Context: an optimization exercise on an open-source flow, tuned for small area and a short achievable clock period. The choices shown serve that exercise and are no tape-out recipe. The RTL was checked by simulation tests, not by an equivalence proof against the original design. Power and IR drop assume default switching activity.

==> images/final_all.png <==
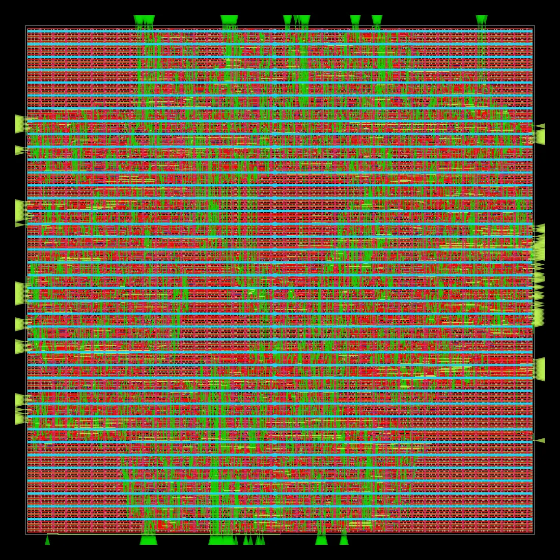
==> images/final_clocks.png <==
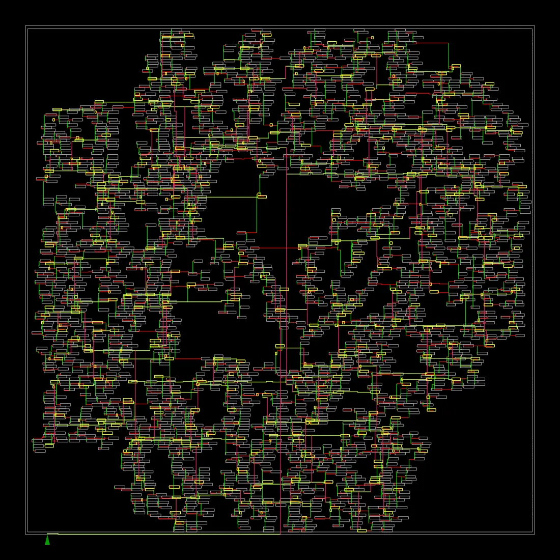
File: flow/run.sh
#!/bin/bash
# synth_recipe.tcl (not shown) runs the flow's synth.tcl, then flattens the netlist and writes it again
# the make line also repeats each setting of config.mk as NAME=value (left out here)
make -C /OpenROAD-flow-scripts/flow DESIGN_CONFIG=/design/flow/config.mk WORK_HOME=/design/flow/orfs CLKGATE_MAP_FILE= SYNTH_SCRIPT=/design/flow/synth_recipe.tcl finish
File: flow/config.mk
export PLATFORM = sky130hd
export DESIGN_NAME = vector_mac_top_param
export DESIGN_NICKNAME = vector_mac_top_param
export VERILOG_FILES = /design/flow/design.v
export SDC_FILE = /design/flow/constraint.sdc
export NUM_CORES = 4
export LEC_CHECK = 0
export CAP_MARGIN = 20
export CORE_MARGIN = 2
export CORE_UTILIZATION = 40
export SLEW_MARGIN = 20
File: flow/constraint.sdc
create_clock -name core_clock -period 4.5 [get_ports {clk}]
set_input_delay 0.9000 -clock core_clock [delete_from_list [all_inputs] [get_ports {clk}]]
set_output_delay 0.9000 -clock core_clock [all_outputs]
set_load 0.01 [all_outputs]
File: flow/design.v
`timescale 1ns/1ps
module ha(input wire a, b, output wire s, c);
    assign s = a ^ b;
    assign c = a & b;
endmodule
module fa(input wire a, b, cin, output wire s, cout);
    assign s    = a ^ b ^ cin;
    assign cout = (a & b) | (a & cin) | (b & cin);
endmodule
(* use_dsp = "no" *)
module wallace_mult8 (
    input  wire        clk,
    input  wire        rst_n,
    input  wire        in_valid,
    input  wire [7:0]  a,
    input  wire [7:0]  b,
    output wire        out_valid,
    output wire [15:0] product
);
    localparam W = 17;              
    wire [W-1:0] pp [7:0];
    genvar gi, gj;
    generate
        for (gi = 0; gi < 8; gi = gi + 1) begin : ROW
            for (gj = 0; gj < W; gj = gj + 1) begin : COL
                if (gj >= gi && gj < gi + 8) begin
                    assign pp[gi][gj] = a[gi] & b[gj - gi];
                end else begin
                    assign pp[gi][gj] = 1'b0;
                end
            end
        end
    endgenerate
    wire [W-1:0] l1s0,l1s1,l1s2,l1c0,l1c1,l1c2;
    generate
        for (gj = 0; gj < 16; gj = gj + 1) begin : L1
            fa fa0 (pp[0][gj], pp[1][gj], pp[2][gj],
                     l1s0[gj], l1c0[gj+1]);
            ha ha0 (pp[3][gj], pp[4][gj],
                     l1s1[gj], l1c1[gj+1]);
            fa fa1 (pp[5][gj], pp[6][gj], pp[7][gj],
                     l1s2[gj], l1c2[gj+1]);
        end
    endgenerate
    assign {l1c0[0],l1c1[0],l1c2[0]} = 3'b000;
    assign {l1s0[16],l1s1[16],l1s2[16]} = 3'b000;
    reg [W-1:0] r1s0,r1s1,r1s2,r1c0,r1c1,r1c2;
    reg         v1;
    always @(posedge clk or negedge rst_n) begin
        if (!rst_n) begin
            v1 <= 1'b0;
        end else if (in_valid) begin
            v1   <= 1'b1;
            r1s0 <= l1s0;  r1c0 <= l1c0;
            r1s1 <= l1s1;  r1c1 <= l1c1;
            r1s2 <= l1s2;  r1c2 <= l1c2;
        end else begin
            v1 <= 1'b0;
        end
    end
    wire [W-1:0] l2s0,l2s1,l2c0,l2c1;
    generate
        for (gj = 0; gj < W-1; gj = gj + 1) begin : L2
            fa fa2 (r1s0[gj], r1s1[gj], r1s2[gj],
                     l2s0[gj], l2c0[gj+1]);
            fa fa3 (r1c0[gj], r1c1[gj], r1c2[gj],
                     l2s1[gj], l2c1[gj+1]);
        end
    endgenerate
    assign l2s0[W-1] = r1s0[W-1] ^ r1s1[W-1] ^ r1s2[W-1];
    assign l2s1[W-1] = r1c0[W-1] ^ r1c1[W-1] ^ r1c2[W-1];
    assign {l2c0[0],l2c1[0]} = 2'b00;
    reg [W-1:0] r2s0,r2s1,r2c0,r2c1;
    reg         v2;
    always @(posedge clk or negedge rst_n) begin
        if (!rst_n) begin
            v2 <= 1'b0;
        end else if (v1) begin
            v2   <= 1'b1;
            r2s0 <= l2s0;  r2c0 <= l2c0;
            r2s1 <= l2s1;  r2c1 <= l2c1;
        end else begin
            v2 <= 1'b0;
        end
    end
    wire [W-1:0] s3, c3;
    generate
        for (gj = 0; gj < W-1; gj = gj + 1) begin : L3
            fa fa4 (r2s0[gj], r2s1[gj], r2c0[gj],
                     s3[gj], c3[gj+1]);
        end
    endgenerate
    assign s3[W-1] = r2s0[W-1] ^ r2s1[W-1] ^ r2c0[W-1];
    assign c3      [0] = 1'b0;
    wire [17:0] final18 = {1'b0, s3}
                       +  c3 
                       +  r2c1;  
    reg [15:0] product_r;
    reg        v3;
    always @(posedge clk or negedge rst_n) begin
        if (!rst_n) begin
            v3 <= 1'b0;
        end else if (v2) begin
            v3       <= 1'b1;
            product_r<= final18[15:0];
        end else begin
            v3 <= 1'b0;
        end
    end
    assign product   = product_r;
    assign out_valid = v3;    
endmodule
`timescale 1ns/1ps
module adder_tree_var #(
    parameter integer LANES  = 4,                                
    parameter integer INW    = 16,
    parameter integer STAGES = (LANES < 4) ? 2 : $clog2(LANES),  
    parameter integer OUTW   = INW + STAGES + 1                  
)(
    input  wire                       clk,
    input  wire                       rst_n,
    input  wire                       in_valid,
    input  wire [LANES*INW-1:0]       prod_flat,  
    output wire                       out_valid,
    output wire [OUTW-1:0]            sum
);
wire [OUTW-1:0] s0 [0:LANES-1];
genvar gi;
generate
    for (gi = 0; gi < LANES; gi = gi + 1)
        assign s0[gi] = {{(OUTW-INW){1'b0}}, prod_flat[INW*gi +: INW]};
endgenerate
reg [STAGES-1:0] v_pipe;
always @(posedge clk or negedge rst_n)
    if (!rst_n)           v_pipe <= {STAGES{1'b0}};
    else                  v_pipe <= {v_pipe[STAGES-2:0], in_valid};
localparam L1 = (LANES>1) ? LANES/2 : 1;
wire [OUTW-1:0] w1 [0:L1-1];           
reg  [OUTW-1:0] r1 [0:L1-1];           
generate
    if (LANES > 1) begin
        for (gi = 0; gi < L1; gi = gi + 1)
            assign w1[gi] = s0[2*gi] + s0[2*gi+1];
    end
    else begin
        assign w1[0] = s0[0];
    end
endgenerate
integer i;
always @(posedge clk or negedge rst_n)
    if (!rst_n)
        for (i = 0; i < L1; i = i + 1) r1[i] <= {OUTW{1'b0}};
    else
        for (i = 0; i < L1; i = i + 1) r1[i] <= w1[i];
generate
if (STAGES > 1) begin : GEN_LVL2
    localparam L2 = (LANES>2) ? LANES/4 : 1;
    wire [OUTW-1:0] w2 [0:L2-1];
    reg  [OUTW-1:0] r2 [0:L2-1];
    if (LANES > 2) begin
        for (gi = 0; gi < L2; gi = gi + 1)
            assign w2[gi] = r1[2*gi] + r1[2*gi+1];
    end
    else begin
        assign w2[0] = r1[0];
    end
    always @(posedge clk or negedge rst_n)
        if (!rst_n)
            for (i = 0; i < L2; i = i + 1) r2[i] <= {OUTW{1'b0}};
        else
            for (i = 0; i < L2; i = i + 1) r2[i] <= w2[i];
end
endgenerate
generate
if (STAGES > 2) begin : GEN_LVL3
    localparam L3 = LANES/8;          
    wire [OUTW-1:0] w3 [0:L3-1];
    reg  [OUTW-1:0] r3 [0:L3-1];
    for (gi = 0; gi < L3; gi = gi + 1)
        assign w3[gi] = GEN_LVL2.r2[2*gi] + GEN_LVL2.r2[2*gi+1];
    always @(posedge clk or negedge rst_n)
        if (!rst_n)
            for (i = 0; i < L3; i = i + 1) r3[i] <= {OUTW{1'b0}};
        else
            for (i = 0; i < L3; i = i + 1) r3[i] <= w3[i];
end
endgenerate
generate
if (STAGES > 3) begin : GEN_LVL4
    wire [OUTW-1:0] w4 = GEN_LVL3.r3[0] + GEN_LVL3.r3[1];
    reg  [OUTW-1:0] r4;
    always @(posedge clk or negedge rst_n)
        if (!rst_n)       r4 <= {OUTW{1'b0}};
        else              r4 <= w4;
    assign sum = r4;
end
else if (STAGES == 3) begin
    assign sum = GEN_LVL3.r3[0];
end
else if (STAGES == 2) begin
    assign sum = GEN_LVL2.r2[0];
end
else begin
    assign sum = {2'b00, r1[0][INW-1:0]};  
end
endgenerate
assign out_valid = v_pipe[STAGES-1];
endmodule
`timescale 1ns/1ps
(* use_dsp = "no" *)
module mul16x8x8_wallace
(
    input  wire         clk,
    input  wire         rst_n,
    input  wire         in_valid,
    input  wire [127:0] in_a,
    input  wire [127:0] in_b,
    output reg          out_valid,
    output reg  [19:0]  out_sum
);
    genvar  g;
    integer i;
    wire [7:0] a [0:15];
    wire [7:0] b [0:15];
    generate
        for (g = 0; g < 16; g = g + 1) begin : G_SLICE
            assign a[g] = in_a[g*8 +: 8];
            assign b[g] = in_b[g*8 +: 8];
        end
    endgenerate
    wire [15:0] p [0:15];
    wire        v_lane [0:15];
    generate
        for (g = 0; g < 16; g = g + 1) begin : G_MUL
            wallace_mult8 u_mul (
                .clk      (clk),
                .rst_n    (rst_n),
                .in_valid (in_valid),
                .a        (a[g]),
                .b        (b[g]),
                .out_valid(v_lane[g]),
                .product  (p[g])
            );
        end
    endgenerate
    reg [15:0] p_r [0:15];
    reg        v_r;                
    always @(posedge clk or negedge rst_n) begin
        if (!rst_n) begin
            for (i = 0; i < 16; i = i + 1) p_r[i] <= 16'd0;
            v_r <= 1'b0;
        end
        else begin
            for (i = 0; i < 16; i = i + 1) p_r[i] <= p[i];
            v_r <= v_lane[0];       
        end
    end
    wire [255:0] prod_bus;
    generate
        for (g = 0; g < 16; g = g + 1)
            assign prod_bus[g*16 +: 16] = p_r[g];
    endgenerate
    wire        tree_valid;
    wire [19:0] tree_sum;
    adder_tree_var #(
        .LANES (16),
        .INW   (16),
        .OUTW  (20)
    ) u_tree (
        .clk       (clk),
        .rst_n     (rst_n),
        .in_valid  (v_r),
        .prod_flat (prod_bus),
        .out_valid (tree_valid),
        .sum       (tree_sum)
    );
    always @(posedge clk or negedge rst_n) begin
        if (!rst_n) begin
            out_valid <= 1'b0;
            out_sum   <= 20'd0;
        end
        else begin
            out_valid <= tree_valid;
            out_sum   <= tree_sum;
        end
    end
endmodule
`timescale 1ns/1ps
module accumulator_var #(
    parameter integer ELEMS  = 1000,
    parameter integer W_IN   = 20,
    parameter integer W_ACC  = 32
)(
    input  wire                 clk,
    input  wire                 rst_n,
    input  wire                 in_valid,      
    input  wire [W_IN-1:0]      partial_sum,   
    input  wire [4:0]           lanes_i,
    output reg  [W_ACC-1:0]     final_sum,     
    output reg                  result_valid   
);
    function [15:0] beats_max;    
        input [4:0] lc;
        begin
            case (lc)
                5'd1  : beats_max = ELEMS - 1;                                 
                5'd2  : beats_max = ((ELEMS + 1 ) >> 1)  - 1;                  
                5'd4  : beats_max = ((ELEMS + 3 ) >> 2)  - 1;                  
                5'd8  : beats_max = ((ELEMS + 7 ) >> 3)  - 1;                  
                5'd16 : beats_max = ((ELEMS + 15) >> 4)  - 1;                  
                default: beats_max = ((ELEMS + 3 ) >> 2)  - 1;                 
            endcase
        end
    endfunction
    localparam integer CNT_W = $clog2(ELEMS);
    reg  [CNT_W-1:0] cnt;
    wire last_beat = (cnt == beats_max(lanes_i));
    reg [W_ACC-1:0] acc_reg;
    always @(posedge clk or negedge rst_n) begin
        if (!rst_n) begin
            acc_reg      <= {W_ACC{1'b0}};
            cnt          <= {CNT_W{1'b0}};
            final_sum    <= {W_ACC{1'b0}};
            result_valid <= 1'b0;
        end
        else if (in_valid) begin
            acc_reg   <= last_beat ? {W_ACC{1'b0}}
                                   : acc_reg + partial_sum;
            cnt       <= last_beat ? {CNT_W{1'b0}}
                                   : cnt + 1'b1;
            final_sum    <= acc_reg + partial_sum;
            result_valid <= last_beat;       
        end
        else begin
            result_valid <= 1'b0;            
        end
    end
endmodule
`timescale 1ns/1ps
module vector_mac_top_param #(
    parameter integer ELEMS        = 1000,    
    parameter integer ACTIVE_LANES = 16       
)(
    input  wire           clk,
    input  wire           rst_n,
    input  wire           vec_valid,
    input  wire [127:0]   vec_a,
    input  wire [127:0]   vec_b,
    output wire           result_valid,
    output wire [31:0]    result_sum
);
    wire        core_vld;
    wire [19:0] core_sum;
    mul16x8x8_wallace u_core (
        .clk      (clk),
        .rst_n    (rst_n),
        .in_valid (vec_valid),
        .in_a     (vec_a),
        .in_b     (vec_b),
        .out_valid(core_vld),
        .out_sum  (core_sum)
    );
    accumulator_var #(.ELEMS(ELEMS)) u_acc (
        .clk         (clk),
        .rst_n       (rst_n),
        .in_valid    (core_vld),
        .partial_sum (core_sum),
        .lanes_i     (ACTIVE_LANES[4:0]),
        .final_sum   (result_sum),
        .result_valid(result_valid)
    );
endmodule
==> impl_summary.txt <==
----------------------------------------------------
[Timing]
  Highest clock frequency the design can meet ... 283 MHz
  Max-Slew Margin vs Limit ... between 20 and 30%
  Slew @ Worst Pin ... between 1000 and 1500 ps
  Setup-failing EPs final ... 0
  Final Hold Vio Count ... 0
  Unrepaired setup endpoints after global routing ... false
  Part of the cycle the worst path needs ... 78.5%
  Slack of the critical path ... approximately 970 ps

[Drt]
  Routed length per placed instance ... 17.7 um
  Vias ... 60700
  Total Wirelength ... approximately 220000 um
  Number of nets with antenna violations after detailed routing ... 0
  Detailed-route vias per instance ... ~4.8
  First-pass DRT Iterations ... 5
  Starting DRC count in detailed routing ... between 3000 and 4000

[Setup path]
  Cell-by-cell listing of the critical path ... inv_1 > fa_1 > inv_1 > ha_1 > ha_1 > fa_1 > a21o_1 > a21oi_1 > o21bai_1 > a21oi_1 > o21ai_0 > a21o_1 > a21oi_1 > xnor2_1
  Category of the worst setup path launch point ... flip-flop
  Worst EP required ... roughly 5000 ps
  Critical path class ... flip-flop to flip-flop
  Largest incremental delay on the critical path ... between 500 and 600 ps
  Launch instance of the worst register-to-register path ... u_core.G_MUL[3].u_mul.r2c0[4]
  Cell mode on critical path ... a21oi_1
  Critical path startpoint ... u_core.G_MUL[3].u_mul.r2c0[4]
  Worst-path maximum fanout ... 2
  Cell with the largest stage delay on the worst path ... fa_1
  Crit path DAT ... a little over 4000 ps
  Combined buffer and inverter count along the critical path ... 2

[Clock network]
  Post-cts resize count ... 0
  TritonCTS Sinks ... ~2400
  Clock tree from TritonCTS ... done
  Root buf cell ... clkbuf_16
  Skew-Pair Late Insertion Delay ... around 870 ps
  Total number of H-tree levels ... 5
  Post-CTS repair timing setup buffer count ... 0
  Clock transition at the register clock pins on the worst setup and hold paths after CTS ... 60 ps
  Max Buffers Root-to-Sink ... 4

[Floorplanning]
  Chip height ... ~540 um
  Placeable Area ... 285000 um2
  Effective utilization at floorplan ... about two fifths
  X dimension of the die ... approximately 540 um
  Total die area ... around 290000 um2
  Top-level I/O count ... 292

[Placed design]
  Count of buffers from port buffering ... 291
  Pre-CTS setup slack ... slightly below 1000 ps
  HPWL after DPL ... 162000 um
  GPL Wtd Cong ... 0.804

[Final layout]
  Layout area overhead ... 15.3%
  Largest regs ... u_core.G_MUL.u_mul.product_r x256, u_core.p_r x256, u_core.G_MUL.u_mul.r2s0 x240
  Post-layout nets ... roughly 10000

[Synth]
  Syn_nets ... about 9800
  Primary FF master, synth ... edfxtp_1
  Async set-or-reset flop fraction in the synthesized netlist ... 25.9%
  Synthesized-area fraction occupied by xor and xnor cells ... between 2 and 3%
  Post-synth top area share ... 47.0%
  Part of the Yosys area used for sequential elements ... around three fifths
  Main area contributors after synthesis ... edfxtp_1 (47%), dfrtp_1 (14%), fa_1 (11%)
  Mean instance size in the synthesized netlist ... between 10 and 15 um2
  Most area-hungry cell type in the Yosys netlist ... edfxtp_1
  Simple-gate share of the synthesized area ... roughly 7.3%
  Multiplexer share of the synthesized area ... less than 1%
  Post-Synthesis Cell Area ... 115000 um2

[Min path]
  Class of the worst hold path ... flip-flop to flip-flop
  Hold path start ... u_core.u_tree.GEN_LVL4.r4[16]

[Global routing]
  Number of global-route vias before repair ... around 65000
  Global-route wire length before repair ... around 360000 um
  Remaining Overflow, GRT ... 0
  All-layer global routing usage ... between 10% and 20%
  Largest net degree at the start of global routing ... 180
  Antenna violations before repair ... 11

[Pwr]
  Comb power frac ... a little under a quarter
  Fraction of power consumed by sequential logic ... between 40% and 50%
  Portion of total power attributed to the clock network ... 33.6%
  Maximum resistive drop on vdd ... between 0.0003 and 0.0004 V
  Power Dens Cells ... slightly above 500 nW/um2
  Switching power summed over all nets ... 19300 uW
  Total power consumption of the routed design ... roughly 67000 uW
  Static leakage power ... about 0.055 uW
  Power Internal ... between 40000 and 50000 uW

[Job]
  Number of violations of the max-capacitance limit ... 0

[Run status]
  Status ... timing/DRC/antenna clean

----------------------------------------------------
Back to the opening pictures, final_all.png:
number of standard cells in the final layout excluding fillers: 12700
final core utilization: 46.3%
standard-cell rows: 196

Back to the opening pictures, final_clocks.png:
clock buffer instance count of the final layout: 352
worst-case clock skew: 48.2 ps

## layout make-up
class                   count  area (um2)  area share (%)
repair buffers            366        3730            2.82
flip-flops and latches   2418       69500            52.6
clock buffers             352        7380            5.59
multi-input cells        4481       40700            30.8
inverters                1161        4360            3.30
well taps                3762        4710            3.56
clock inverters           142        1730            1.31
diodes                      3        7.51         0.00568
## per-layer routing
layer,track usage (%),part of all wire [%],up-vias
met4,3.84,2.2,0
met2,25.3,47,1159
met5,0,0,-
li1,-,-,28700
met3,2.43,4.5,337
met1,21.8,46,30500
## placed cells by master, fill, tap and decap left out, types with 290 or more instances in the layout
| cell | count |
|---|---|
| edfxtp_1 | 1792 |
| inv_1 | 1161 |
| ha_1 | 865 |
| nand2_1 | 766 |
| dfrtp_1 | 625 |
| fa_1 | 624 |
| and2_1 | 459 |
| a21oi_1 | 318 |
| xnor2_1 | 292 |
| clkdlybuf4s50_1 | 290 |
## Yosys cell counts (7+ instances only)
cell type  count
a31o_2        15
ha_1         865
xor2_1        89
a31oi_1       24
fa_1         624
clkbuf_1      11
and2_1       462
o21bai_1      30
nor2b_1       76
a21boi_0       7
o31a_1        10
inv_1       1161
and3_1        22
a21o_1       101
nand2_1      766
a22o_1         7
dfrtp_1      626
o31ai_1       17
o21ai_1        7
o21a_1        39
xnor2_1      292
o21ai_0      142
o211ai_1      33
nand3_1       73
nor2_1       180
or3_1         27
nand2b_1      25
nor3_1        69
edfxtp_1    1792
a41oi_1       21
a21oi_1      318
or2_2         18
mux2_2        17
a211oi_1      13
## final timing paths
path / to / slack (ps) / cells past startpoint
worst min-delay path: u_core.out_sum[16] / 340 / 0
worst max-delay path: u_core.G_MUL[3].u_mul.product_r[14] / 970 / 14
worst min register to register: u_core.out_sum[16] / 340 / 0
min in group asynchronous: u_core.v_r / 600 / 2
max in group asynchronous: u_core.p_r[7][8] / 1980 / 5
worst max register to register: u_core.G_MUL[3].u_mul.product_r[14] / 970 / 14
## power groups by stage
stage / clock (uW) / combinational, uW / sequential (uW)
floorplan: 0 / 11300 / 28600
global placement: 0 / 15300 / 29200
detailed placement: 0 / 15700 / 29200
CTS: 23100 / 15800 / 28800
global route: 24000 / 17700 / 29000
finish: 22400 / 15600 / 28700
## stage by stage
step	instances	cell area, um2	setup TNS [ps]
floorplan	8078	115000	-3344670
global placement	12200	123000	0
detailed placement	12200	123000	0
CTS	12700	132000	0
global route	12700	132000	0
finish	12700	132000	0

[port drivers added, routing unchanged]
The results above use ideal ports. As a check the final layout listed here was re-extracted and re-timed, cells and wires unchanged.
Step 1, drivers: a clkbuf_16 drives clk and a buf_2 each remaining input, both assumed.
Step 2 times the ports against the registers' clock, not the clock port: input delays grow and output delays shrink by t, the midpoint of the rising clock arrivals with the driver on.
a / b / c = no drivers / after step 1 / after step 2; a / b = the first two.
t, ns: 0.942
setup slack, ns: 0.965 / 0.965 / 0.830
hold slack, ns: 0.340 / 0.340 / 0.340
After both steps this run still meets setup and hold. For this run, drivers alone change the setup slack by 0.000 ns; drivers and shift together by -0.135 ns.
